This is an optimization exercise on Yosys and OpenROAD, whose aim is small area, a short achievable clock period and few clock cycles per item, not a production implementation.
At most, simulation tests tie the RTL to the original design; equivalence was not proved.
The series may have gaps, and a smaller design here may also do less where the tests do not look.
For runs 2 to 5, only the layout was checked, not whether the RTL still works.

### Ports around the boundary, run 1

Pins as bars across the die edge, other pins in gray.
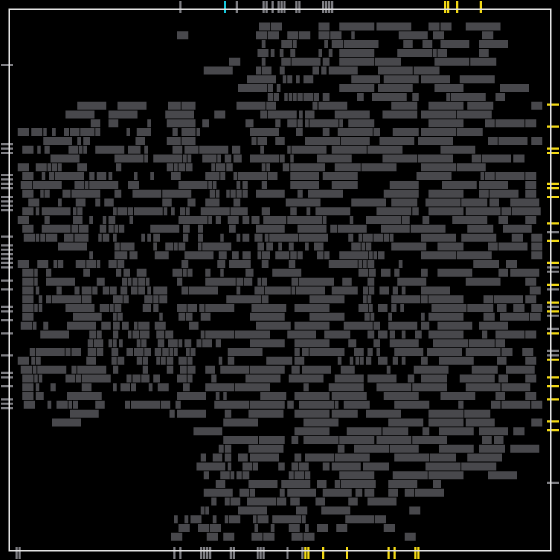
### Cell placement, run 1

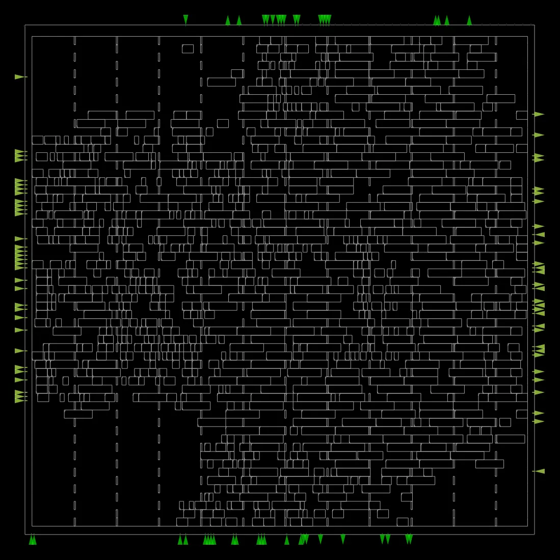
### The routed nets, run 1

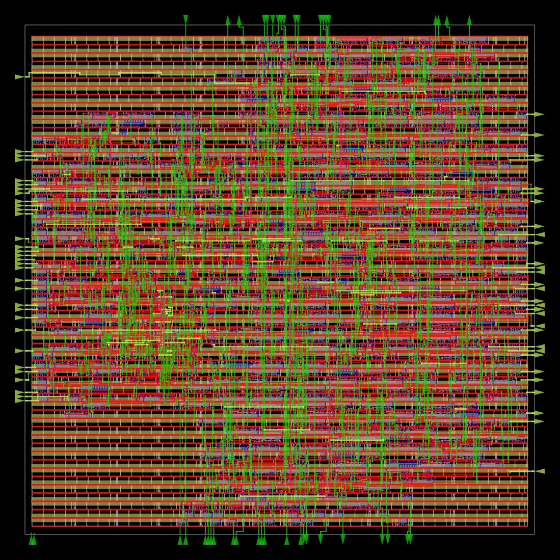
**design.v**
```verilog
module ahb5_master_lite (
    input wire hclk,
    input wire hresetn,
    output reg  [31:0] haddr,
    output reg  [1:0]  htrans, 
    output reg         hwrite, 
    output reg  [31:0] hwdata,
    output reg  [2:0]  hsize,  
    output reg  [2:0]  hburst, 
    output reg         hnonsec,
    output wire        hmastlock,
    input wire [31:0] hrdata,
    input wire        hready,  
    input wire        hresp,   
    input wire        cmd_start, 
    input wire        cmd_write, 
    input wire        cmd_burst,
    input wire [31:0] cmd_addr,  
    input wire [31:0] cmd_wdata, 
    input wire        cmd_sec,   
    output reg        cmd_done,  
    output reg        cmd_error, 
    output reg [31:0] cmd_rdata  
);
    assign hmastlock = 1'b0;
    localparam S_IDLE        = 2'b00;
    localparam S_ADDR_PHASE  = 2'b01;
    localparam S_BURST_PHASE = 2'b10; 
    localparam S_DATA_PHASE  = 2'b11;
    reg [1:0] state, next_state;
    reg [31:0] wdata_reg; 
    reg [31:0] addr_reg;  
    reg        write_reg; 
    reg [1:0]  beat_cnt;  
    reg        is_burst;  
    always @(*) begin
        next_state = state;
        case (state)
            S_IDLE: begin
                if (cmd_start) 
                    next_state = S_ADDR_PHASE;
            end
            S_ADDR_PHASE: begin
                if (hready) begin
                    if (is_burst) 
                        next_state = S_BURST_PHASE;
                    else
                        next_state = S_DATA_PHASE; 
                end
            end
            S_BURST_PHASE: begin
                if (hready) begin
                    if (beat_cnt > 0)
                        next_state = S_BURST_PHASE;
                    else
                        next_state = S_DATA_PHASE;
                end
            end
            S_DATA_PHASE: begin
                if (hready) 
                    next_state = S_IDLE;
            end
        endcase
    end
    always @(posedge hclk or negedge hresetn) begin
        if (!hresetn) begin
            state      <= S_IDLE;
            wdata_reg  <= 0;
            addr_reg   <= 0;
            write_reg  <= 0;
            is_burst   <= 0;
            beat_cnt   <= 0;
            cmd_done   <= 0;
            cmd_error  <= 0;
            cmd_rdata  <= 0;
        end
        else begin
            cmd_done <= 0;
            if (hready || state == S_IDLE) 
                state <= next_state;
            if (state == S_IDLE && cmd_start) begin
                wdata_reg <= cmd_wdata;
                addr_reg  <= cmd_addr;
                write_reg <= cmd_write;
                is_burst  <= cmd_burst;
                beat_cnt  <= (cmd_burst) ? 2'd2 : 2'd0; 
                cmd_error <= 0; 
            end
            else if (hready && state == S_BURST_PHASE) begin
                wdata_reg <= wdata_reg + 1;
                addr_reg  <= addr_reg + 4;
                if (beat_cnt > 0) beat_cnt <= beat_cnt - 1;
            end
            if (hready && (state == S_DATA_PHASE || state == S_BURST_PHASE)) begin
                if (hresp) cmd_error <= 1;
                if (!write_reg) cmd_rdata <= hrdata;
                if (state == S_DATA_PHASE) cmd_done <= 1; 
            end
        end
    end
    always @(*) begin
        haddr   = 32'b0;
        htrans  = 2'b00; 
        hwrite  = 1'b0;
        hnonsec = 1'b0;
        hwdata  = 32'b0;
        hburst  = 3'b000;
        hsize   = 3'b010;
        case (state)
            S_IDLE: begin
                htrans = 2'b00; 
            end
            S_ADDR_PHASE: begin
                haddr   = addr_reg;   
                htrans  = 2'b10; 
                hwrite  = write_reg;
                hnonsec = cmd_sec;    
                hburst  = (is_burst) ? 3'b011 : 3'b000;
            end
            S_BURST_PHASE: begin
                if (write_reg) hwdata = wdata_reg;
                haddr   = addr_reg + 4; 
                htrans  = 2'b11; 
                hwrite  = write_reg;
                hnonsec = cmd_sec;
                hburst  = 3'b011;
            end
            S_DATA_PHASE: begin
                htrans = 2'b00; 
                if (write_reg) hwdata = wdata_reg;
            end
        endcase
    end
endmodule
module ahb5_slave_lite (
    input wire hclk,
    input wire hresetn,
    input wire hsel,
    input wire [31:0] haddr,
    input wire [1:0]  htrans, 
    input wire hwrite,
    input wire [2:0]  hsize, 
    input wire [2:0]  hburst, 
    input wire hready_in,     
    input wire hnonsec,       
    input wire [31:0] hwdata,
    output reg [31:0] hrdata,
    output reg hreadyout,
    output reg hresp
);
    reg [31:0] mem_0;
    reg [31:0] mem_1;
    reg [31:0] mem_2;
    reg [31:0] mem_3;
     reg [31:0] addr_reg;
     reg        write_reg;
     reg        valid_trans_reg; 
    reg        sec_violation_reg; 
    localparam S_OKAY       = 2'b00;
    localparam S_ERROR_WAIT = 2'b01; 
    localparam S_ERROR_DONE = 2'b10; 
    reg [1:0] state, next_state;
    wire trans_is_valid = hsel && hready_in && htrans[1];
    wire current_sec_violation = trans_is_valid && (hnonsec == 1'b1);
    always @(posedge hclk or negedge hresetn) begin
        if (!hresetn) begin
            addr_reg          <= 32'b0;
            write_reg         <= 1'b0;
            valid_trans_reg   <= 1'b0;
            sec_violation_reg <= 1'b0;
        end
        else if (hready_in) begin
            addr_reg          <= haddr;
            write_reg         <= hwrite;
            valid_trans_reg   <= trans_is_valid;
            sec_violation_reg <= current_sec_violation;
        end
    end
    wire enable_write = valid_trans_reg && write_reg && !sec_violation_reg && (state == S_OKAY);
    wire [1:0] mem_idx = addr_reg[3:2];
    always @(posedge hclk) begin
        if (enable_write) begin
            case (mem_idx)
                2'b00: mem_0 <= hwdata;
                2'b01: mem_1 <= hwdata;
                2'b10: mem_2 <= hwdata;
                2'b11: mem_3 <= hwdata;
            endcase
        end
    end
    always @(*) begin
        if (valid_trans_reg && !write_reg && !sec_violation_reg) begin
            case (mem_idx)
                2'b00: hrdata = mem_0;
                2'b01: hrdata = mem_1;
                2'b10: hrdata = mem_2;
                2'b11: hrdata = mem_3;
                default: hrdata = 32'b0;
            endcase
        end else begin
            hrdata = 32'b0; 
        end
    end
    always @(*) begin
        next_state = state;
        case (state)
            S_OKAY:       if (sec_violation_reg) next_state = S_ERROR_WAIT;
            S_ERROR_WAIT: next_state = S_ERROR_DONE;
            S_ERROR_DONE: next_state = S_OKAY;
        endcase
    end
    always @(posedge hclk or negedge hresetn) begin
        if (!hresetn) state <= S_OKAY;
        else          state <= next_state;
    end
    always @(*) begin
        hresp     = 1'b0;
        hreadyout = 1'b1;
        case (state)
            S_OKAY: begin
                if (sec_violation_reg) begin
                    hresp     = 1'b1; 
                    hreadyout = 1'b0; 
                end
                else begin
                    hresp     = 1'b0;
                    hreadyout = 1'b1; 
                end
            end
            S_ERROR_WAIT: begin
                hresp     = 1'b1; 
                hreadyout = 1'b0; 
            end
            S_ERROR_DONE: begin
                hresp     = 1'b1; 
                hreadyout = 1'b1; 
            end
            default: begin
                hresp     = 1'b0;
                hreadyout = 1'b1;
            end
        endcase
    end
endmodule
module ahb_top (
    input wire hclk,
    input wire hresetn,
    input wire        cmd_start,
    input wire        cmd_write,
    input wire        cmd_burst, 
    input wire [31:0] cmd_addr,
    input wire [31:0] cmd_wdata,
    input wire        cmd_sec,
    output wire        cmd_done,
    output wire        cmd_error,
    output wire [31:0] cmd_rdata
);
    wire [31:0] haddr;      
    wire [1:0]  htrans;     
    wire        hwrite;
    wire [31:0] hwdata;     
    wire [2:0]  hsize;      
    wire [2:0]  hburst;     
    wire        hnonsec;
    wire        hmastlock;
    wire [31:0] hrdata;     
    wire        hresp;
    wire        hreadyout; 
    wire        hsel_slave;
    wire        hready_sys; 
    assign hsel_slave = (haddr[31:16] == 16'h0000);
    assign hready_sys = hreadyout;
    ahb5_master_lite u_master (
        .hclk       (hclk),
        .hresetn    (hresetn),
        .haddr      (haddr),
        .htrans     (htrans),
        .hwrite     (hwrite),
        .hwdata     (hwdata),
        .hsize      (hsize),
        .hburst     (hburst), 
        .hnonsec    (hnonsec),
        .hmastlock  (hmastlock),
        .hrdata     (hrdata),
        .hready     (hready_sys), 
        .hresp      (hresp),
        .cmd_start  (cmd_start),
        .cmd_write  (cmd_write),
        .cmd_burst  (cmd_burst), 
        .cmd_addr   (cmd_addr),
        .cmd_wdata  (cmd_wdata),
        .cmd_sec    (cmd_sec),
        .cmd_done   (cmd_done),
        .cmd_error  (cmd_error),
        .cmd_rdata  (cmd_rdata)
    );
    ahb5_slave_lite u_slave (
        .hclk       (hclk),
        .hresetn    (hresetn),
        .hsel       (hsel_slave),
        .haddr      (haddr),
        .htrans     (htrans),
        .hwrite     (hwrite),
        .hsize      (hsize),
        .hburst     (hburst),
        .hready_in  (hready_sys), 
        .hnonsec    (hnonsec),
        .hwdata     (hwdata),
        .hrdata     (hrdata),
        .hreadyout  (hreadyout),
        .hresp      (hresp)
    );
endmodule
```
**constraint.sdc**
```tcl
create_clock -name core_clock -period 3.5 [get_ports {hclk}]
set_input_delay 0.7000 -clock core_clock [delete_from_list [all_inputs] [get_ports {hclk}]]
set_output_delay 0.7000 -clock core_clock [all_outputs]
set_load 0.01 [all_outputs]
```
**config.mk**
```make
export PLATFORM = sky130hd
export DESIGN_NAME = ahb_top
export DESIGN_NICKNAME = ahb_top
export VERILOG_FILES = /design/flow/design.v
export SDC_FILE = /design/flow/constraint.sdc
export NUM_CORES = 4
export LEC_CHECK = 0
export CAP_MARGIN = 20
export CORE_MARGIN = 2
export CORE_UTILIZATION = 40
export SLEW_MARGIN = 20
```
**run.sh**
```bash
#!/bin/bash
# synth_recipe.tcl (not shown) runs the flow's synth.tcl, then flattens the netlist and writes it again
# the make line also repeats each setting of config.mk as NAME=value (left out here)
make -C /OpenROAD-flow-scripts/flow DESIGN_CONFIG=/design/flow/config.mk WORK_HOME=/design/flow/orfs CLKGATE_MAP_FILE= SYNTH_SCRIPT=/design/flow/synth_recipe.tcl finish
```
==> flow_metrics.env, run 1 <==
export IMPL_place_ws_ns=0.850
export IMPL_place_gp_congestion=0.862
export IMPL_drive_above_1_share_pct=11.5
export IMPL_drtPass1Iterations=5
export IMPL_required_ns=3.93
export IMPL_grtUsageMet2_pct=26.9
export IMPL_ys_types=51
export IMPL_worstSetupStartpointType="register"
export IMPL_grt_start_max_net_pins=60
export IMPL_cts_root_buf="clkbuf_16"
export IMPL_use_met3_pct=2.38
export IMPL_grt_pass1_vias=6795
export IMPL_ant_nets=0
export IMPL_grt_busiest_layer="met2"
export IMPL_io_pins=104
export IMPL_cts_tree="built"
export IMPL_wirelength_microns=22500
export IMPL_cap_viol_max_count=0
export IMPL_worstMarginPinSlew_ns=0.882
export IMPL_place_area_sq_mm=0.0120
export IMPL_grt_overflow_total=0
export IMPL_grt_antenna_before_repair=0
export IMPL_numCtsBuffers=26
export IMPL_fin_area_sq_mm=0.0129
export IMPL_syn_nets=923
export IMPL_synth_edf_count=128
export IMPL_post_cts_buffers=0
export IMPL_initial_utilization_pct=40.8
export IMPL_use_met1_pct=22.9
export IMPL_yosys_warnings=2
export IMPL_async_reset_ff_share_pct=46.0
export IMPL_status="no timing/DRC/antenna violations"
export IMPL_core_sq_mm=0.0261
export IMPL_rr_worst_depth=7
export IMPL_dieArea_sq_mm=0.0279
export IMPL_track_usage_pct=16.2
export IMPL_fin_crit_sh_pct=75.3
export IMPL_hold_violations=0
export IMPL_clkLatencyLatePin_ns=0.52
export IMPL_setup_ws_ns=0.866
export IMPL_slew_violations=0
export IMPL_htree_levels=1
export IMPL_clockBufferDepth=3
export IMPL_worstSetupStartpoint="u_master.addr_reg[5]"
export IMPL_clkTransAtPathRegs_ns=0.06
export IMPL_endpoint="u_slave.sec_violation_reg"
export IMPL_rsz0062_at_grt="no"
export IMPL_drc=0
export IMPL_setup_tns_ns=0
export IMPL_reg2reg_to="u_slave.sec_violation_reg"
export IMPL_finalSetupViolations=0
export IMPL_cp_arrival_ns=3.07
export IMPL_r2r_start="u_master.addr_reg[5]"
export IMPL_avgSynthCellArea_sq_um=12.6
export IMPL_antenna_cells=0
export IMPL_layout_nets=1024
export IMPL_hold_path_class="primary input to asynchronous set/reset pin"
export IMPL_ys_ff_latch=237
export IMPL_via_per_inst=5.19
export IMPL_dpl_hpwl_microns=14700
export IMPL_clock_skew_ns=0.0184
export IMPL_yosysSeqAreaShare_pct=61.9
export IMPL_netlist_area_sq_mm=0.0106
export IMPL_max_slew_margin_pct=41.2
export IMPL_crit_path_end_kind="register"
export IMPL_drt_iter0_drc=394
export IMPL_synthCells=842
export IMPL_reg2reg_slack_ns=0.87
export IMPL_synthFlopType="edfxtp_1"
export IMPL_cts_resized=0
export IMPL_hold_buffers=0
export IMPL_syn_to_final_growth_pct=21.4
export IMPL_cp_max_fo=11
export IMPL_fin_crit_ns=2.63
export IMPL_grt_first_pass_wirelength_microns=36500
Testbench counts for the RTL of run 1, summed over its fixed seeds: cycles 12,637, items 3,200.
-- 'Ports around the boundary' (at the start) --
cmd_error: drawn in cyan, pins 1, direction output, edge top. cmd_rdata: drawn in yellow, pins 32, direction output, edge 20 right, 8 bottom, 4 top.
All pins by edge: 32 left, 30 right, 23 bottom, 19 top.
buffers added on ports: 101
die width: 167 microns
die height: 167 microns

-- 'Cell placement' (at the start) --
Final Util: 49.5%
final non-filler cell total: 1298
FILL cells: 2319
# rows: 59

-- 'The routed nets' (at the start) --
uppermost layer routed: met4
Vias: 6736
Routed WL per cell: 17.3 microns
M1 WL: 10300 microns
wire length on met2: 10700 microns

-- run 1: synthesized netlist by cell type (10+ instances only) --
library cell	number	share of area, %
nand3_1	34	1.6
nor4_1	10	0.59
clkbuf_1	42	1.5
mux4_2	32	6.8
edfxtp_1	128	36
o21ai_0	69	3.3
inv_1	21	0.74
nand4_1	19	1.1
and2_1	35	2.1
nand2_1	107	3.8
xnor2_1	37	3.1
a22o_1	32	2.6
xor2_1	26	2.1
ha_1	11	1.3
nor2_1	34	1.2
and3_1	18	1.1
nor3_1	10	0.47
dfrtp_1	109	26
-- run 1: critical path: stages (launching register included) --
cell	delay [ns]
dfrtp_1	0.42
nand4_2	0.22
or4_4	0.63
or4_1	0.49
a32o_1	0.25
nor4_2	0.26
a31oi_1	0.15
o21ai_1	0.15
-- run 1: how the worst min path moves through the flow --
stage | startpoint | end | slack (ns) | depth (start not counted)
global placement | u_master.is_burst | u_master.is_burst | 0.46 | 2
detailed placement | u_master.is_burst | u_master.is_burst | 0.48 | 2
CTS | hresetn | u_master.cmd_rdata[10] | 0.25 | 1
global route | hresetn | u_master.cmd_rdata[6] | 0.27 | 1
finish | hresetn | u_master.cmd_rdata[6] | 0.23 | 1
floorplan | hresetn | u_master.addr_reg[10] | 0.40 | 0
-- run 1: kinds of logic (layout without fill, tap and decap cells) --
kind of cell    Yosys count  count (layout)  share of synthesized area [%]
simple gates            301             301                           14.5
flops                   237             237                           61.9
compound gates          125             125                           7.48
buf+inv                  69             190                           2.51
xor+xnor                 63              63                           5.20
mux                      36              36                           7.19
fa+ha+maj                11              11                           1.30
-- run 1: cell usage in the layout, fill, tap and decap left out, drive strengths merged, types with 10 or more instances in the layout --
cell type	synthesis	routed
nor4	13	13
clkbuf	42	31
ha	11	11
edfxtp	128	128
xor2	26	26
dfrtp	109	109
and3	18	18
nand4	21	21
clkdlybuf4s50	0	100
nand3	34	34
mux4	32	32
xnor2	37	37
and2	36	36
nor2	34	34
inv	21	23
o21ai	72	72
nor3	10	10
nand2	108	108
a22o	32	32
clkinv	0	11
buf	6	21
-- run 1: layer usage --
metal | share of wire [%] | routed length [microns]
met2 | 48 | 10700
met1 | 46 | 10300
met4 | 1.5 | 347
met3 | 4.9 | 1100
met5 | 0 | 0
-- run 1: through the flow --
step	hold WS [ns]	std cells
finish	0.227	1298
global route	0.271	1298
CTS	0.247	1298
detailed placement	0.482	1250
global placement	0.463	1250
floorplan	0.404	842
-- run 1: cell type report --
class | count | area (sq um)
clock buffer | 31 | 691
clock inverter | 17 | 154
fill | 2319 | 13200
inverter | 21 | 78.8
multi-input combinational | 536 | 3810
sequential | 237 | 6570
tap | 335 | 419
timing repair buffer | 121 | 1170
==> run 2: changes to the inputs <==
==> design.v (replaced) <==
module ahb_top (
    input wire hclk,
    input wire hresetn,
    input wire        cmd_start,
    input wire        cmd_write,
    input wire        cmd_burst,
    input wire [31:0] cmd_addr,
    input wire [31:0] cmd_wdata,
    input wire        cmd_sec,
    output wire        cmd_done,
    output wire        cmd_error,
    output wire [31:0] cmd_rdata
);
    reg [31:0] mem_0, mem_1, mem_2, mem_3;
    reg        done_reg;
    reg        err_reg;
    reg  [3:0] rsel_reg;    
    wire [1:0] idx0  = cmd_addr[3:2];
    wire       hi_z  = (cmd_addr[31:16] == 16'h0000);
    wire       hi_f  = (cmd_addr[31:16] == 16'hFFFF);
    wire       mid_f = (cmd_addr[15:4]  == 12'hFFF);
    reg  [3:0] beat;       
    reg  [3:0] inwin;      
    reg  [3:0] wen;
    reg  [3:0] cy;         
    reg  [1:0] k;
    reg  [2:0] lo;
    reg [31:0] wd [0:3];
    wire [29:0] wd_inc = cmd_wdata[31:2] + 30'd1;
    integer j;
    always @(*) begin
        for (j = 0; j < 4; j = j + 1) begin
            k        = j[1:0] - idx0;
            beat[j]  = cmd_burst || (k == 2'd0);
            inwin[j] = (mid_f && (j[1:0] < idx0)) ? hi_f : hi_z;
            wen[j]   = cmd_start && cmd_write && !cmd_sec && beat[j] && inwin[j];
            lo       = {1'b0, cmd_wdata[1:0]} + {1'b0, k};
            cy[j]    = lo[2];
            wd[j]    = {lo[2] ? wd_inc : cmd_wdata[31:2], lo[1:0]};
        end
    end
    wire [1:0] idx_last = cmd_burst ? idx0 - 2'd1 : idx0;
    wire       any_in   = |(beat & inwin);
    always @(posedge hclk) begin
        if (wen[0]) mem_0 <= wd[0];
        if (wen[1]) mem_1 <= wd[1];
        if (wen[2]) mem_2 <= wd[2];
        if (wen[3]) mem_3 <= wd[3];
    end
    always @(posedge hclk) begin
        err_reg <= cmd_sec && any_in;
        for (j = 0; j < 4; j = j + 1)
            rsel_reg[j] <= !cmd_write && !cmd_sec && (idx_last == j[1:0]) && inwin[j];
    end
    always @(posedge hclk or negedge hresetn) begin
        if (!hresetn) done_reg <= 1'b0;
        else          done_reg <= cmd_start;
    end
    assign cmd_done  = done_reg;
    assign cmd_error = err_reg;
    assign cmd_rdata = ({32{rsel_reg[0]}} & mem_0) | ({32{rsel_reg[1]}} & mem_1) |
                       ({32{rsel_reg[2]}} & mem_2) | ({32{rsel_reg[3]}} & mem_3);
endmodule
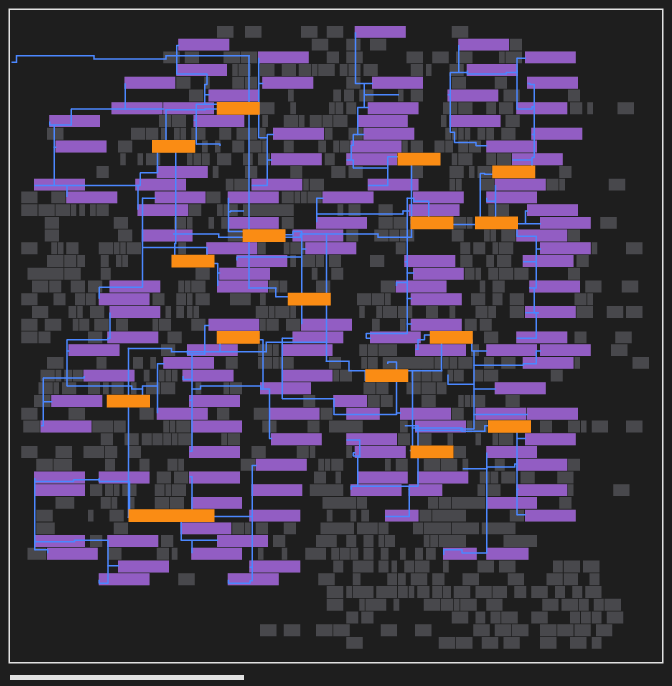
*Clock distribution, run 2*
The bar under the picture is 50 microns long.
clock wires: drawn in blue, length 1650 microns. flip-flops: drawn in purple, count 134. clock-net drivers: drawn in orange, count 17.
There are 18 routed clock nets.

==> flow_metrics.env, run 2 <==
export IMPL_critPathSlowestCell="clkdlybuf4s50_1"
export IMPL_worstSetupStartpointType="primary input"
export IMPL_fin_crit_ns=2.84
export IMPL_syn_to_final_growth_pct=26.9
export IMPL_dpl_hpwl_microns=12300
export IMPL_setup_tns_ns=0
export IMPL_synthCells=655
export IMPL_async_reset_ff_share_pct=0.746
export IMPL_yosys_warnings=2
export IMPL_synthFlopType="edfxtp_1"
export IMPL_cts_root_buf="clkbuf_16"
export IMPL_ys_types=42
export IMPL_drive_above_1_share_pct=10.8
export IMPL_numCtsBuffers=17
export IMPL_place_gp_congestion=0.799
export IMPL_synth_edf_count=128
export IMPL_netlist_top_cells_count="edfxtp_1, nand2_1, a22oi_1, xnor2_1, xor2_1"
export IMPL_max_slew_margin_pct=53.2
export IMPL_hold_path_class="primary input to asynchronous set/reset pin"
export IMPL_vias=5358
export IMPL_hold_buffers=0
export IMPL_die_w_microns=139
export IMPL_dieArea_sq_mm=0.0194
export IMPL_crit_type="primary input to register"
export IMPL_ant_nets=0
export IMPL_worstMarginPinSlew_ns=0.696
export IMPL_cts_resized=0
export IMPL_initial_utilization_pct=40.8
export IMPL_cap_viol_max_count=0
export IMPL_crit_path_end_kind="register"
export IMPL_required_ns=3.66
export IMPL_track_usage_pct=20.3
export IMPL_netlist_area_sq_mm=0.00732
export IMPL_rsz0062_at_grt="no"
export IMPL_hold_slack_ns=0.424
export IMPL_max_stage_delay_ns=0.65
export IMPL_cts_sinks=134
export IMPL_yosysSeqAreaShare_pct=54.2
export IMPL_syn_nets=737
export IMPL_cts_tree="built"
export IMPL_layout_nets=845
export IMPL_status="no timing/DRC/antenna violations"
export IMPL_rows=49
export IMPL_wirelength_microns=19300
export IMPL_ys_ff_latch=134
export IMPL_via_per_inst=5.35
export IMPL_max_freq_mhz=352
export IMPL_fin_util_pct=51.7
export IMPL_core_sq_mm=0.0180
export IMPL_htree_levels=4
export IMPL_drtPass1Iterations=5
export IMPL_avgSynthCellArea_sq_um=11.2
export IMPL_synth_top_cells_by_area="edfxtp_1, xnor2_1, a22oi_1"
export IMPL_synth_area_leader_cell="edfxtp_1"
export IMPL_drc=0
export IMPL_grt_antenna_before_repair=0
export IMPL_post_cts_buffers=0
export IMPL_antenna_cells=0
export IMPL_clkTransAtPathRegs_ns=0.05
export IMPL_finalSetupViolations=0
export IMPL_cp_arrival_ns=3.00
export IMPL_final_cell_mix="edfxtp_1, clkdlybuf4s50_1, nand2_1"
export IMPL_grt_overflow_total=0
export IMPL_crit_chain="clkdlybuf4s50_1 -> nand4_2 -> or2_4 -> or4_4 -> or3_1 -> xnor2_1"
export IMPL_slew_violations=0
export IMPL_hold_violations=0
export IMPL_grt_start_max_net_pins=33
export IMPL_grt_pass1_vias=5544
export IMPL_io_pins=104
export IMPL_die_h_microns=139
export IMPL_wl_per_cell_microns=19.3
export IMPL_io_buffers=101
export IMPL_drt_iter0_drc=405
export IMPL_grt_first_pass_wirelength_microns=30400
export IMPL_cp_max_fo=9
export IMPL_yosysMostFrequentCell="edfxtp_1"
export IMPL_clockBufferDepth=2
export IMPL_layout_commonest_cell="edfxtp_1"
export IMPL_fin_crit_sh_pct=81.1
export IMPL_synth_top_area_share_pct=52.5
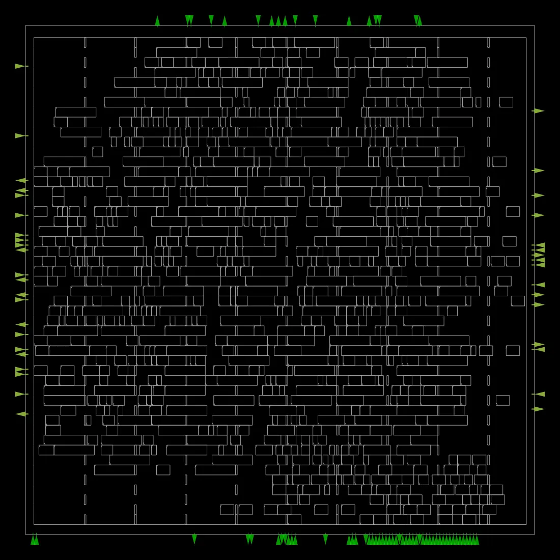
*Cell placement, run 2*
tap cells: 229
final non-filler cell total: 1001

==> run 2: layer usage <==
layer | share of wire, % | wire [microns] | vias to the layer above | track usage, %
li1 | - | - | 2586 | -
met1 | 45 | 8670 | 2613 | 27.6
met2 | 49 | 9480 | 137 | 33.3
met3 | 4.4 | 840 | 22 | 4.13
met4 | 1.4 | 274 | 0 | 5.58
met5 | 0 | 0 | - | 0
==> run 2: path summary, 6_finish.rpt <==
| kind | start | to | slack (ns) | cells past startpoint |
|---|---|---|---|---|
| max in group asynchronous | hresetn | done_reg | 2.98 | 1 |
| worst min-delay path | hresetn | done_reg | 0.42 | 1 |
| worst max-delay path | cmd_wdata[3] | mem_2[31] | 0.66 | 6 |
| min in group core_clock | cmd_start | done_reg | 0.80 | 1 |
==> run 2: kinds of logic after synthesis <==
logic type               share of synthesized area (%)
AO/OA/AOI/OAI                                     7.67
XOR/XNOR                                          13.9
adder cells (fa/ha/maj)                           2.46
buffers and inverters                             4.44
flip-flops                                        54.2
multiplexers                                     0.615
AND/OR/NAND/NOR                                   16.8
==> run 2: layout make-up <==
cell class	count	area, sq um
tap	229	287
sequential	134	3970
clock inverter	9	88.8
fill	1593	8670
inverter	12	45.0
timing repair buffer	147	1410
clock buffer	19	433
multi-input combinational	451	3070
==> run 2: through the flow <==
stage          setup WS, ns  instance area [sq um]  cells
2_1_floorplan        0.0340                   7340    655
5_1_grt               0.565                   9300   1001
3_5_place_dp          0.238                   8770    973
6_report              0.662                   9300   1001
4_1_cts               0.679                   9300   1001
3_3_place_gp          0.294                   8770    973
==> run 2: critical path: cells and delay by family <==
kind	cells	cell delay, ns
xor gates and xnor gates	1	0.14
and+or+nand+nor	4	1.49
buffers and inverters	1	0.65
==> run 3: changes to the inputs <==
--- a/config.mk
+++ b/config.mk
@@ -10,2 +10,3 @@
 export CORE_UTILIZATION = 40
+export SETUP_SLACK_MARGIN = 1.5
 export SLEW_MARGIN = 20
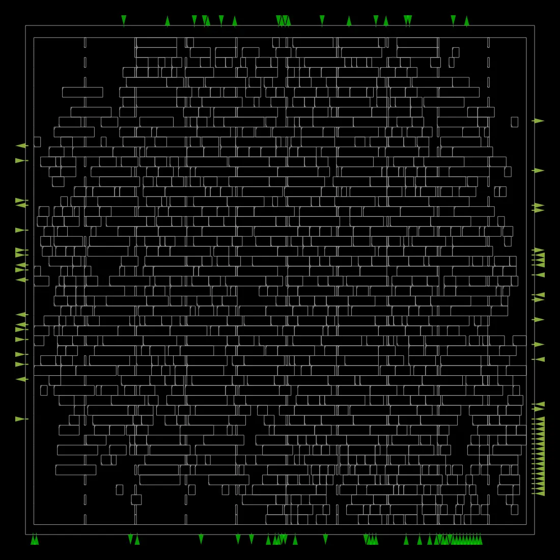
*Cell placement, run 3*
FILL cells: 1214
Seq cells: 134
Core ar.: 0.0180 sq mm
Final Util: 68.9%
final non-filler cell total: 1132

==> flow_metrics.env, run 3 <==
export IMPL_required_ns=2.80
export IMPL_synth_area_leader_cell="edfxtp_1"
export IMPL_hold_violations=0
export IMPL_fin_crit_ns=2.24
export IMPL_cp_max_fo=7
export IMPL_setup_ws_ns=1.26
export IMPL_via_per_inst=5.52
export IMPL_htree_levels=4
export IMPL_async_reset_ff_share_pct=0.746
export IMPL_max_slew_margin_pct=59.3
export IMPL_wirelength_microns=25800
export IMPL_avgSynthCellArea_sq_um=11.2
export IMPL_grt_busiest_layer="met2"
export IMPL_final_cell_mix="edfxtp_1, buf_4, xnor2_1"
export IMPL_ys_ff_latch=134
export IMPL_drc=0
export IMPL_grt_pass1_vias=6293
export IMPL_antenna_cells=0
export IMPL_worstMarginPinSlew_ns=0.611
export IMPL_setup_tns_ns=0
export IMPL_cap_viol_max_count=0
export IMPL_drive_above_1_share_pct=56.0
export IMPL_cts_root_buf="clkbuf_16"
export IMPL_crit_path_end_kind="primary output"
export IMPL_yosys_warnings=2
export IMPL_max_freq_mhz=446
export IMPL_status="no timing/DRC/antenna violations"
export IMPL_hold_path_class="primary input to asynchronous set/reset pin"
export IMPL_drtPass1Iterations=5
export IMPL_layout_nets=972
export IMPL_cp_arrival_ns=1.54
export IMPL_grt_start_max_net_pins=33
export IMPL_place_gp_congestion=0.843
export IMPL_dpl_hpwl_microns=12900
export IMPL_drt_iter0_drc=608
export IMPL_syn_to_final_growth_pct=69.0
export IMPL_track_usage_pct=25.6
export IMPL_ys_types=42
export IMPL_fin_crit_sh_pct=64.1
export IMPL_synth_top_area_share_pct=52.5
export IMPL_yosysSeqAreaShare_pct=54.2
export IMPL_numCtsBuffers=17
export IMPL_hold_buffers=0
export IMPL_use_met3_pct=4.16
export IMPL_clockBufferDepth=2
export IMPL_netlist_top_cells_count="edfxtp_1, nand2_1, a22oi_1, xnor2_1, xor2_1"
export IMPL_synthCells=655
export IMPL_place_ws_ns=0.202
export IMPL_layout_commonest_cell="edfxtp_1"
export IMPL_wl_per_cell_microns=22.8
export IMPL_grt_first_pass_wirelength_microns=37000
export IMPL_synth_edf_count=128
export IMPL_ant_nets=0
export IMPL_netlist_area_sq_mm=0.00732
export IMPL_crit_type="register to primary output"
export IMPL_io_buffers=101
export IMPL_use_met1_pct=32.5
export IMPL_slew_violations=0
export IMPL_dieArea_sq_mm=0.0194
export IMPL_grtUsageMet2_pct=44.7
export IMPL_grt_overflow_total=0
export IMPL_place_area_sq_mm=0.00963
export IMPL_finalSetupViolations=0
export IMPL_fin_area_sq_mm=0.0124
export IMPL_vias=6250
export IMPL_synth_top_cells_by_area="edfxtp_1, xnor2_1, a22oi_1"
export IMPL_syn_nets=737
export IMPL_rows=49
export IMPL_cts_sinks=134
export IMPL_grt_antenna_before_repair=0
export IMPL_yosysMostFrequentCell="edfxtp_1"
export IMPL_rsz0062_at_grt="yes"
export IMPL_clkTransAtPathRegs_ns=0.05
export IMPL_io_pins=104
export IMPL_synthFlopType="edfxtp_1"
export IMPL_cts_tree="built"
export IMPL_initial_utilization_pct=40.8
export IMPL_numPlacedInstances=975
export IMPL_worstSetupStartpointType="register"
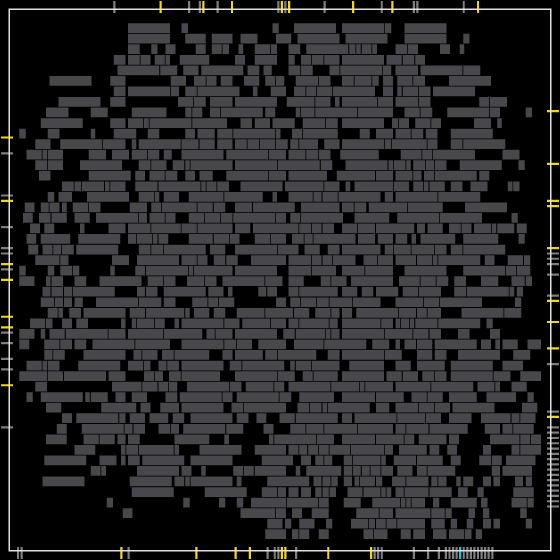
*Ports around the boundary, run 3*
Pins as bars across the die edge, other pins in gray.
cmd_error: drawn in cyan, pins 1, direction output, edge bottom. cmd_rdata: drawn in yellow, pins 32, direction output, edge 9 right, 8 bottom, 8 top, 7 left.
All pins by edge: 35 bottom, 32 right, 19 top, 18 left.
die height: 139 microns
die width: 139 microns

==> run 3: worst paths after layout <==
kind                          startpoint  slack, ns      endpoint
setup / recovery             rsel_reg[0]       1.26  cmd_rdata[2]
hold / removal                   hresetn       0.42      done_reg
min in group core_clock    cmd_wdata[20]       0.60     mem_0[20]
max in group asynchronous        hresetn       2.98      done_reg
==> run 3: through the flow <==
stage	utilization, %	hold WS, ns
floorplan	-	0.404
global placement	53.6	0.850
detailed placement	53.6	0.851
CTS	64.1	0.412
global route	68.9	0.420
finish	68.9	0.417
==> run 3: cell type report <==
cell class | count | area [sq um]
fill | 1214 | 5590
multi-input combinational | 451 | 4460
sequential | 134 | 3980
timing repair buffer | 274 | 3030
clock buffer | 21 | 440
tap | 229 | 287
clock inverter | 11 | 109
inverter | 12 | 67.6
==> run 3: worst max-delay path, cell delays in order (launching register included) <==
cell and delay (ns):
dfxtp_4 0.41, buf_12 0.16, buf_4 0.14, a22oi_2 0.14, nand2_1 0.11, buf_2 0.15
==> run 3: cell families after synthesis <==
| logic type | Yosys count | synth area share [%] |
|---|---|---|
| flops | 134 | 54.2 |
| compound gates | 77 | 7.67 |
| buf+inv | 70 | 4.44 |
| xor+xnor | 116 | 13.9 |
| fa+ha+maj | 12 | 2.46 |
| mux | 4 | 0.615 |
| simple gates | 242 | 16.8 |
==> run 3: what timing repair did <==
item / 4_1_cts / 5_1_grt
setup endpoints to repair: 286 / 235
gates resized for setup: 476 / 144
setup buffers: 71 / 30
gates cloned: 18 / 6
hold endpoints to repair: 0 / 0
pin swaps: 61 / 57
==> run 3: layer usage <==
metal	vias to the layer above	routed length, microns
met1	3122	10600
met5	-	0
met2	239	13100
met4	0	664
li1	2842	-
met3	47	1410
==> run 4: changes to the inputs <==
--- a/config.mk
+++ b/config.mk
@@ -10,3 +10,3 @@
 export CORE_UTILIZATION = 40
-export SETUP_SLACK_MARGIN = 1.5
+export SETUP_SLACK_MARGIN = 2.0
 export SLEW_MARGIN = 20
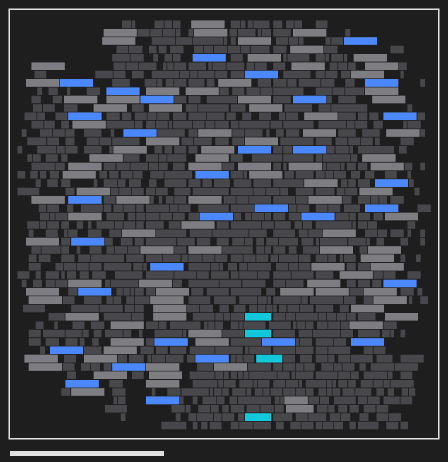
*Sequential cells colored by netlist name, run 4*
The bar under the picture is 50 microns long.
rsel_reg: drawn in cyan, sequential cells 4, where bottom center. mem_1: drawn in blue, sequential cells 32, where widely spread.
Another 98 sequential cells are not colored.
Seq area share: 29.4%
Final Util: 75.6%
Register Area: 0.00399 sq mm

==> flow_metrics.env, run 4 <==
export IMPL_layout_commonest_cell="edfxtp_1"
export IMPL_track_usage_pct=29.5
export IMPL_cap_viol_max_count=0
export IMPL_worstMarginPinSlew_ns=0.605
export IMPL_place_gp_congestion=0.803
export IMPL_initial_utilization_pct=40.8
export IMPL_antenna_cells=0
export IMPL_io_pins=104
export IMPL_ys_ff_latch=134
export IMPL_core_sq_mm=0.0180
export IMPL_multi_input_area_sq_mm=0.00485
export IMPL_cp_max_fo=6
export IMPL_syn_to_final_growth_pct=85.4
export IMPL_critPathSlowestCell="dfxtp_4"
export IMPL_fin_crit_sh_pct=65.9
export IMPL_drive_above_1_share_pct=62.9
export IMPL_io_buffers=101
export IMPL_vias=6895
export IMPL_drtPass1Iterations=5
export IMPL_dieArea_sq_mm=0.0194
export IMPL_numCtsBuffers=17
export IMPL_crit_path_end_kind="primary output"
export IMPL_synthFlopType="edfxtp_1"
export IMPL_drt_iter0_drc=568
export IMPL_synth_area_leader_cell="edfxtp_1"
export IMPL_fin_crit_ns=2.31
export IMPL_finalSetupViolations=0
export IMPL_final_cell_mix="edfxtp_1, buf_4, buf_6"
export IMPL_synthCells=655
export IMPL_layout_nets=1026
export IMPL_wirelength_microns=31100
export IMPL_synth_edf_count=128
export IMPL_grt_pass1_vias=7171
export IMPL_grt_first_pass_wirelength_microns=42600
export IMPL_drc=0
export IMPL_max_slew_margin_pct=59.6
export IMPL_crit_type="register to primary output"
export IMPL_cts_root_buf="clkbuf_16"
export IMPL_grt_overflow_total=0
export IMPL_slew_violations=0
export IMPL_die_w_microns=139
export IMPL_setup_tns_ns=0
export IMPL_required_ns=2.80
export IMPL_wl_per_cell_microns=26.3
export IMPL_rsz0062_at_grt="yes"
export IMPL_syn_nets=737
export IMPL_synth_top_area_share_pct=52.5
export IMPL_cts_tree="built"
export IMPL_grt_antenna_before_repair=0
export IMPL_async_reset_ff_share_pct=0.746
export IMPL_max_freq_mhz=434
export IMPL_via_per_inst=5.82
export IMPL_grt_start_max_net_pins=17
export IMPL_clkTransAtPathRegs_ns=0.06
export IMPL_yosysMostFrequentCell="edfxtp_1"
export IMPL_netlist_top_cells_count="edfxtp_1, nand2_1, a22oi_1, xnor2_1, xor2_1"
export IMPL_max_stage_delay_ns=0.41
export IMPL_worstSetupStartpointType="register"
export IMPL_hold_violations=0
export IMPL_yosys_warnings=2
export IMPL_crit_chain="buf_12 -> buf_8 -> a22oi_2 -> nand2_1 -> buf_2"
export IMPL_yosysSeqAreaShare_pct=54.2
export IMPL_clockBufferDepth=2
export IMPL_die_h_microns=139
export IMPL_cts_sinks=134
export IMPL_status="no timing/DRC/antenna violations"
export IMPL_ys_types=42
export IMPL_dpl_hpwl_microns=13000
export IMPL_synth_top_cells_by_area="edfxtp_1, xnor2_1, a22oi_1"
export IMPL_ant_nets=0
export IMPL_numPlacedInstances=975
export IMPL_rows=49
export IMPL_cp_arrival_ns=1.61
export IMPL_netlist_area_sq_mm=0.00732
export IMPL_hold_path_class="primary input to asynchronous set/reset pin"
export IMPL_htree_levels=4
export IMPL_avgSynthCellArea_sq_um=11.2
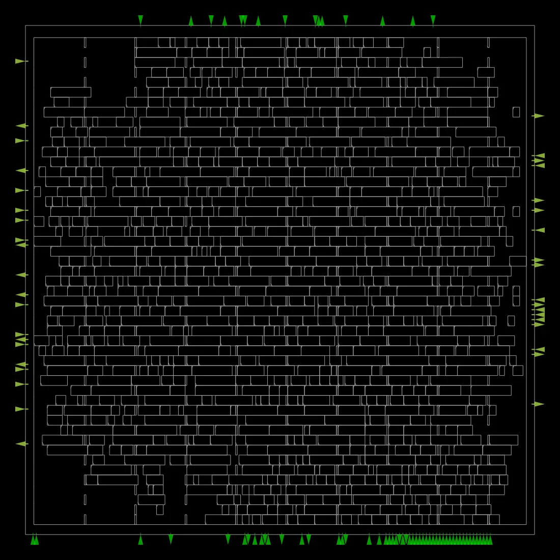
*Cell placement, run 4*
FILL cells: 1007
final non-filler cell total: 1184

run 4: changes by cell type in the layout (fill, tap and decap cells not counted), sizes merged, moves of 2 or more:
| cell | before | now |
|---|---|---|
| buf | 246 | 295 |
| bufbuf | 1 | 5 |
| bufinv | 2 | 4 |
| clkbuf | 34 | 25 |
| clkdlybuf4s50 | 8 | 4 |
| dlygate4sd2 | 1 | 10 |
run 4: repair_timing:
item | 4_1_cts | 5_1_grt
endpoints found under the setup margin | 295 | 289
hold buffers | 0 | 0
setup buffers | 118 | 36
pin swaps | 83 | 62
gates cloned | 24 | 1
resized for setup | 629 | 118
run 4: how the worst max path moves through the flow:
stage | start | endpoint | slack (ns) | cells after the start
final | rsel_reg[2] | cmd_rdata[15] | 1.19 | 5
after global routing | rsel_reg[2] | cmd_rdata[15] | 1.15 | 5
after CTS | rsel_reg[2] | cmd_rdata[15] | 1.27 | 5
after detailed placement | cmd_wdata[3] | mem_0[26] | 0.17 | 7
after global placement | cmd_wdata[3] | mem_0[26] | 0.23 | 7
after floorplan | cmd_addr[22] | mem_2[0] | 0.84 | 5
run 4: metal layers:
metal / share of wire, % / GRT usage [%]
met1: 37 / 36.3
met5: 0 / 0
met4: 6.0 / 14.2
met2: 50 / 50.3
met3: 7.5 / 5.54
run 4: area by class of cell:
cell class / instances / share of cell area, %
timing repair buffer: 328 / 27.9
clock inverter: 12 / 1.19
multi-input combinational: 451 / 35.7
sequential: 134 / 29.4
inverter: 12 / 0.553
tap: 229 / 2.11
clock buffer: 18 / 3.16
run 4: logic make-up after synthesis:
logic type	share of synthesized area [%]
fa+ha+maj	2.46
simple gates	16.8
buf+inv	4.44
xor+xnor	13.9
mux	0.615
compound gates	7.67
flops	54.2
run 4: metrics by stage:
| stage | hold slack (ns) | instance area (sq um) | setup slack [ns] |
|---|---|---|---|
| 6_report | 0.410 | 13600 | 1.19 |
| 5_1_grt | 0.407 | 13600 | 1.15 |
| 4_1_cts | 0.407 | 12800 | 1.27 |
| 3_5_place_dp | 0.851 | 9740 | 0.172 |
| 3_3_place_gp | 0.850 | 9740 | 0.228 |
| 2_1_floorplan | 0.404 | 8640 | 0.844 |
run 4: critical path: cells and delay by family (launching register included):
kind / cells / cell delay (ns)
simple gates: 1 / 0.13
flops: 1 / 0.41
buf+inv: 3 / 0.46
compound gates: 1 / 0.17
==> run 5: changes to the inputs <==
--- a/design.v
+++ b/design.v
@@ -16,3 +16,3 @@
     reg        err_reg;
-    reg  [3:0] rsel_reg;    
+    reg [31:0] rdata_reg;
     wire [1:0] idx0  = cmd_addr[3:2];
@@ -21,2 +21,3 @@
     wire       mid_f = (cmd_addr[15:4]  == 12'hFFF);
+    wire [1:0] idx_last = cmd_burst ? idx0 - 2'd1 : idx0;
     reg  [3:0] beat;       
@@ -24,3 +25,3 @@
     reg  [3:0] wen;
-    reg  [3:0] cy;         
+    reg  [3:0] rsel;       
     reg  [1:0] k;
@@ -36,4 +37,4 @@
             wen[j]   = cmd_start && cmd_write && !cmd_sec && beat[j] && inwin[j];
+            rsel[j]  = !cmd_write && !cmd_sec && (idx_last == j[1:0]) && inwin[j];
             lo       = {1'b0, cmd_wdata[1:0]} + {1'b0, k};
-            cy[j]    = lo[2];
             wd[j]    = {lo[2] ? wd_inc : cmd_wdata[31:2], lo[1:0]};
@@ -41,4 +42,2 @@
     end
-    wire [1:0] idx_last = cmd_burst ? idx0 - 2'd1 : idx0;
-    wire       any_in   = |(beat & inwin);
     always @(posedge hclk) begin
@@ -50,5 +49,5 @@
     always @(posedge hclk) begin
-        err_reg <= cmd_sec && any_in;
-        for (j = 0; j < 4; j = j + 1)
-            rsel_reg[j] <= !cmd_write && !cmd_sec && (idx_last == j[1:0]) && inwin[j];
+        err_reg   <= cmd_sec && |(beat & inwin);
+        rdata_reg <= ({32{rsel[0]}} & mem_0) | ({32{rsel[1]}} & mem_1) |
+                     ({32{rsel[2]}} & mem_2) | ({32{rsel[3]}} & mem_3);
     end
@@ -60,4 +59,3 @@
     assign cmd_error = err_reg;
-    assign cmd_rdata = ({32{rsel_reg[0]}} & mem_0) | ({32{rsel_reg[1]}} & mem_1) |
-                       ({32{rsel_reg[2]}} & mem_2) | ({32{rsel_reg[3]}} & mem_3);
+    assign cmd_rdata = rdata_reg;
 endmodule
--- a/config.mk
+++ b/config.mk
@@ -10,3 +10,2 @@
 export CORE_UTILIZATION = 40
-export SETUP_SLACK_MARGIN = 2.0
 export SLEW_MARGIN = 20
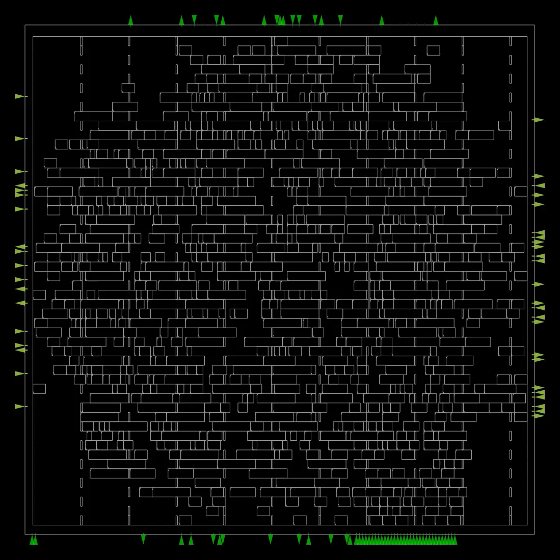
*Cell placement, run 5*
FILL cells: 1786
Core ar.: 0.0202 sq mm
Final Util: 51.2%
# rows: 52

==> flow_metrics.env, run 5 <==
export IMPL_clockBufferDepth=2
export IMPL_die_h_microns=147
export IMPL_clock_skew_ns=0.00859
export IMPL_max_freq_mhz=337
export IMPL_cts_sinks=162
export IMPL_vias=5740
export IMPL_hold_violations=0
export IMPL_yosysMostFrequentCell="edfxtp_1"
export IMPL_grt_overflow_total=0
export IMPL_synth_area_leader_cell="edfxtp_1"
export IMPL_netlist_area_sq_mm=0.00823
export IMPL_worstSetupStartpointType="primary input"
export IMPL_max_slew_margin_pct=52.8
export IMPL_syn_nets=792
export IMPL_fin_crit_ns=2.97
export IMPL_initial_utilization_pct=40.7
export IMPL_drt_iter0_drc=427
export IMPL_ys_types=50
export IMPL_yosysSeqAreaShare_pct=55.0
export IMPL_numPlacedInstances=1062
export IMPL_cp_arrival_ns=3.08
export IMPL_post_cts_buffers=0
export IMPL_dieArea_sq_mm=0.0217
export IMPL_numCtsBuffers=17
export IMPL_dpl_hpwl_microns=13400
export IMPL_drc=0
export IMPL_synthCells=710
export IMPL_die_w_microns=147
export IMPL_hold_path_class="primary input to asynchronous set/reset pin"
export IMPL_setup_ws_ns=0.529
export IMPL_synth_simple_area_share_pct=15.7
export IMPL_grt_antenna_before_repair=0
export IMPL_layout_nets=893
export IMPL_synthFlopType="edfxtp_1"
export IMPL_cp_max_fo=39
export IMPL_netlist_top_cells_count="edfxtp_1, nor2_1, xor2_1"
export IMPL_grtUsageMet2_pct=35.5
export IMPL_synth_compound_area_share_pct=7.72
export IMPL_clkTransAtPathRegs_ns=0.06
export IMPL_synth_top_family_by_area="simple AND/OR/NAND/NOR gates"
export IMPL_slew_violations=0
export IMPL_drive_above_1_share_pct=12.6
export IMPL_use_met3_pct=3.86
export IMPL_use_met1_pct=25.4
export IMPL_grt_busiest_layer="met2"
export IMPL_wl_per_cell_microns=19.3
export IMPL_required_ns=3.61
export IMPL_ys_ff_latch=162
export IMPL_worstMarginPinSlew_ns=0.702
export IMPL_via_per_inst=5.25
export IMPL_layoutNonFillerInstCount=1094
export IMPL_synth_top_cells_by_area="edfxtp_1, xor2_1, dfxtp_1"
export IMPL_avgSynthCellArea_sq_um=11.6
export IMPL_cts_tree="built"
export IMPL_crit_type="primary input to register"
export IMPL_io_buffers=101
export IMPL_fin_crit_sh_pct=84.9
export IMPL_status="no timing/DRC/antenna violations"
export IMPL_clkLatencyLatePin_ns=0.43
export IMPL_syn_to_final_growth_pct=25.7
export IMPL_grt_start_max_net_pins=40
export IMPL_antenna_cells=0
export IMPL_async_reset_ff_share_pct=0.617
export IMPL_hold_buffers=0
export IMPL_place_gp_congestion=0.789
export IMPL_cts_resized=0
export IMPL_wirelength_microns=21200
export IMPL_cap_viol_max_count=0
export IMPL_place_ws_ns=0.107
export IMPL_grt_pass1_vias=5966
export IMPL_synth_edf_count=128
export IMPL_grt_first_pass_wirelength_microns=33000
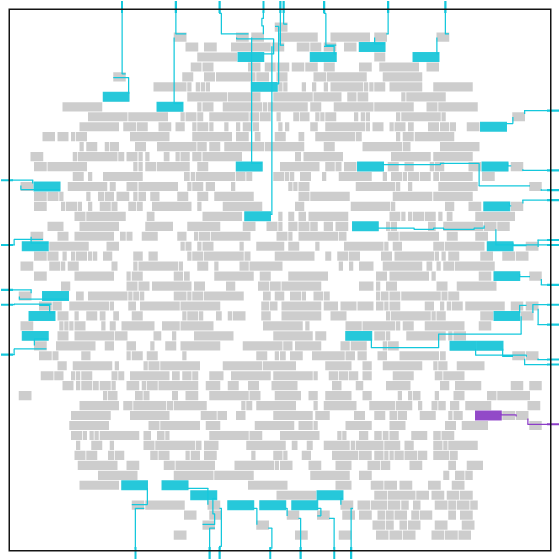
*I/O nets highlighted, run 5*
cmd_error: drawn in purple, bits 1, direction output, edge right, end cells 1, wire 11.6 microns. cmd_rdata: drawn in cyan, bits 32, direction output, edge 11 right, 9 top, 7 bottom, 5 left, end cells 32, wire 693 microns.
# IOs: 104

## run 5: changes by cell type after synthesis, moves of 20 or more
cell,change
buf_2,+20
a22oi_1,-64
inv_1,+32
nor2_1,+32
dfxtp_1,+28
clkbuf_1,-22
nand2_1,-45
nand3_1,+32
xor2_1,+25
xnor2_1,-25
a221o_1,+31
o31ai_1,+32
## run 5: stage by stage
step / util (%) / area (sq um) / setup TNS, ns / hold WS, ns
after floorplan: - / 8260 / 0 / 0.404
after global placement: 48.0 / 9710 / -1.03 / 0.453
after detailed placement: 48.1 / 9720 / 0 / 0.456
after CTS: 51.2 / 10300 / 0 / 0.390
after global routing: 51.2 / 10300 / 0 / 0.395
final: 51.2 / 10300 / 0 / 0.408
## run 5: cell type report
class / instances / area [sq um]
sequential: 162 / 4530
multi-input combinational: 442 / 3270
clock buffer: 20 / 447
tap: 270 / 338
clock inverter: 12 / 180
timing repair buffer: 144 / 1430
inverter: 44 / 165
fill: 1786 / 9880
## run 5: metal layers
| metal | wire [microns] | part of all wire, % |
|---|---|---|
| met1 | 9220 | 44 |
| met2 | 10700 | 51 |
| met3 | 1030 | 4.9 |
| met4 | 161 | 0.76 |
| met5 | 0 | 0 |
## run 5: worst max-delay path: stages
cell	delay (ns)
clkdlybuf4s50_1	0.44
nor4_1	0.27
and4_2	0.26
buf_4	0.47
mux2i_1	0.22
buf_4	0.20
nor3_4	0.21
buf_12	0.27
## run 5: worst paths after layout
path                       slack, ns  cells past startpoint             to    startpoint
max in group asynchronous       3.00                      1       done_reg       hresetn
max reg2reg                     2.52                      3   rdata_reg[8]      mem_3[8]
min reg2reg                     0.47                      1  rdata_reg[25]     mem_1[25]
max                             0.53                      8       mem_1[5]  cmd_addr[24]
min                             0.41                      1       done_reg       hresetn
min in group core_clock         0.47                      1  rdata_reg[25]     mem_1[25]
## run 5: cells by family (layout without fill, tap and decap cells)
kind of cell,count (synthesis),count (layout)
muxes,7,7
AOI/OAI and AO/OA,74,74
xor gates and xnor gates,116,116
buffers and inverters,106,220
and+or+nand+nor,233,233
adders and majority gates,12,12
DFF,162,162

==> notes/layouts.md <==
Pictures saved along the way, in no particular order.

Sequential cells colored by netlist name.
The bar under the picture is 50 microns long.
panel A
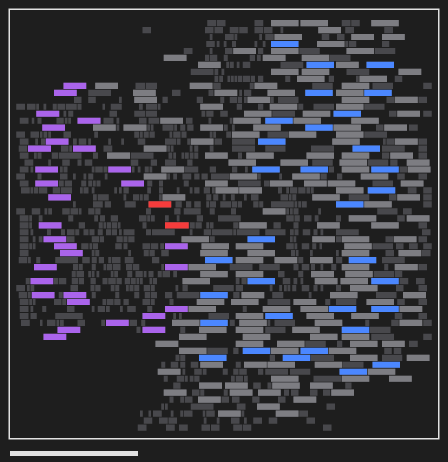
panel B
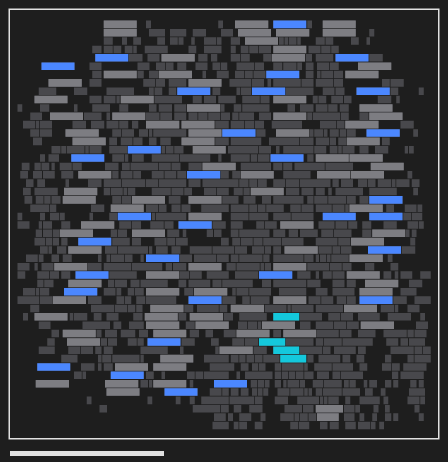
panel C
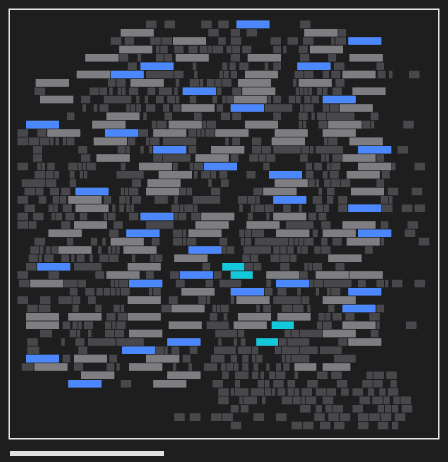
| picture | from |
|---|---|
| panel A | run 1 |
| panel B | run 3 |
| panel C | run 2 |
- most sequential cells: panel A
- largest die: panel A

Key to panel A:
u_slave.mem_0: drawn in blue, sequential cells 32. u_master.addr_reg: drawn in purple, sequential cells 30. u_slave.addr_reg: drawn in red, sequential cells 2.
Another 173 sequential cells are not colored.


==> screenshots <==
Clock distribution.
The bar under the picture is 50 microns long.
Plate I
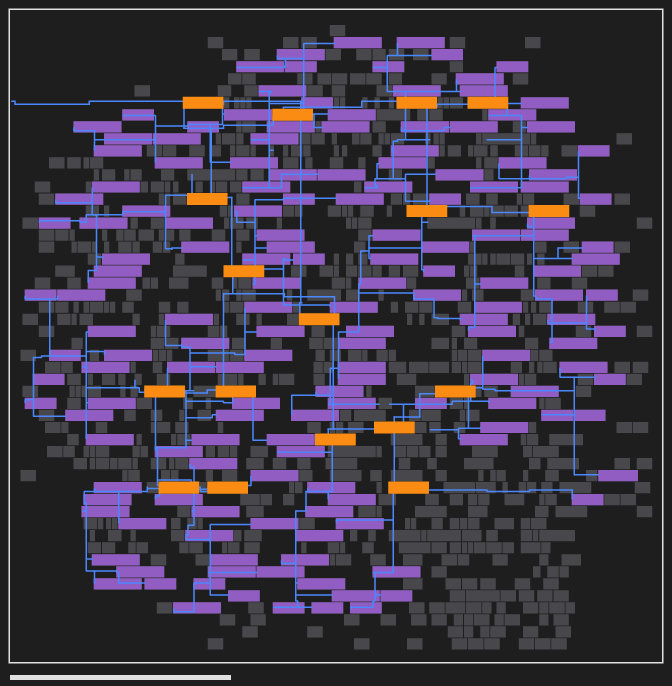
Plate II
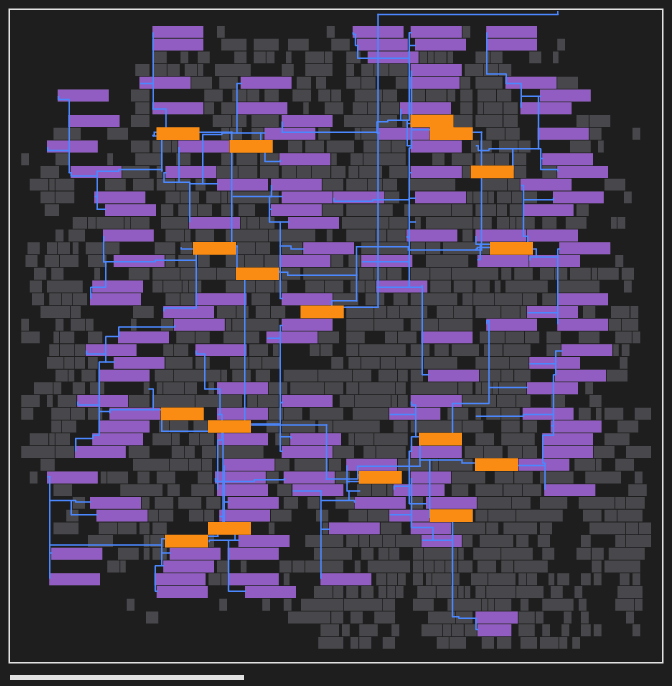
Plate III
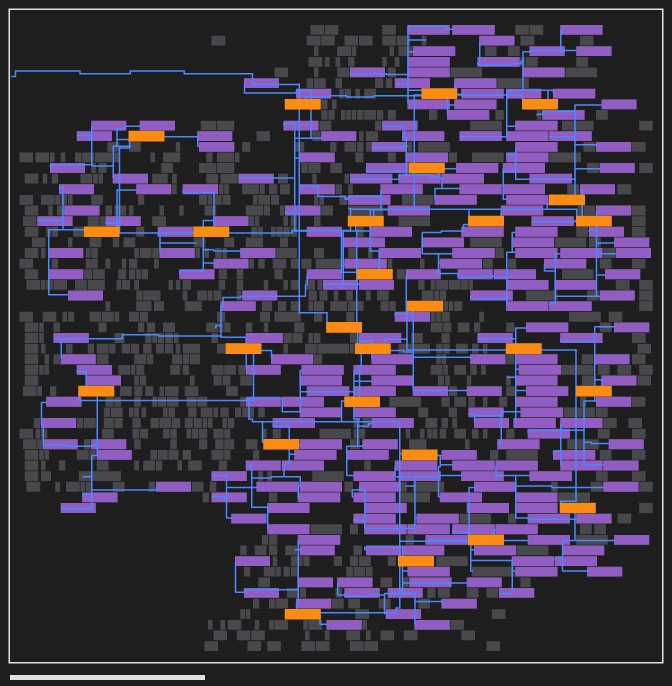
Plate IV
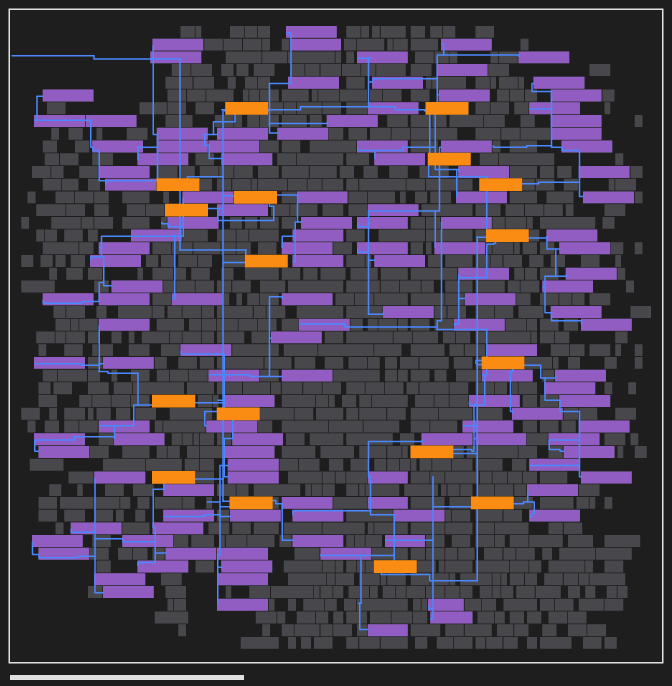
Plate II: run 3
Plate I: run 5
Plate III: run 1
Plate IV: run 4
- largest die: Plate III
- most sequential cells: Plate III

[static timing again, ports no longer ideal]
In the flow no input, the clock included, has a driving cell. The finished layouts below were timed again as built, in two steps. Step 1 sets driving cells, clkbuf_16 on the clock port and buf_2 on the other inputs (assumed; they add their load-dependent delay and slew). Step 2 also shifts input and output timing later by t, the mid clock arrival at the registers, as if the neighbouring blocks saw the same clock. Slacks: ideal / step 1 / step 2; pairs: ideal / step 1.
| run | shift t [ns] | setup WS [ns] | hold slack, ns | worst setup path after step 2 | worst register clock-pin slew, ns |
|---|---|---|---|---|---|
| run 1 | 0.557 | 0.866 / 0.866 / 0.866 | 0.227 / 0.223 / 0.486 | register to register | 0.06 / 0.06 |
| run 2 | 0.453 | 0.662 / 0.681 / 0.228 | 0.424 / 0.418 / 0.871 | input to register | 0.06 / 0.06 |
| run 3 | 0.465 | 1.257 / 1.215 / 0.892 | 0.417 / 0.405 / 0.869 | input to register | 0.06 / 0.06 |
| run 4 | 0.463 | 1.195 / 1.158 / 0.754 | 0.410 / 0.403 / 0.866 | input to register | 0.06 / 0.06 |
| run 5 | 0.469 | 0.529 / 0.548 / 0.079 | 0.408 / 0.396 / 0.469 | input to register | 0.07 / 0.07 |
After both steps setup and hold are still met in every run listed. The setup slack of run 5, which loses most, moves by +0.019 ns with the drivers and by -0.450 ns with both steps.
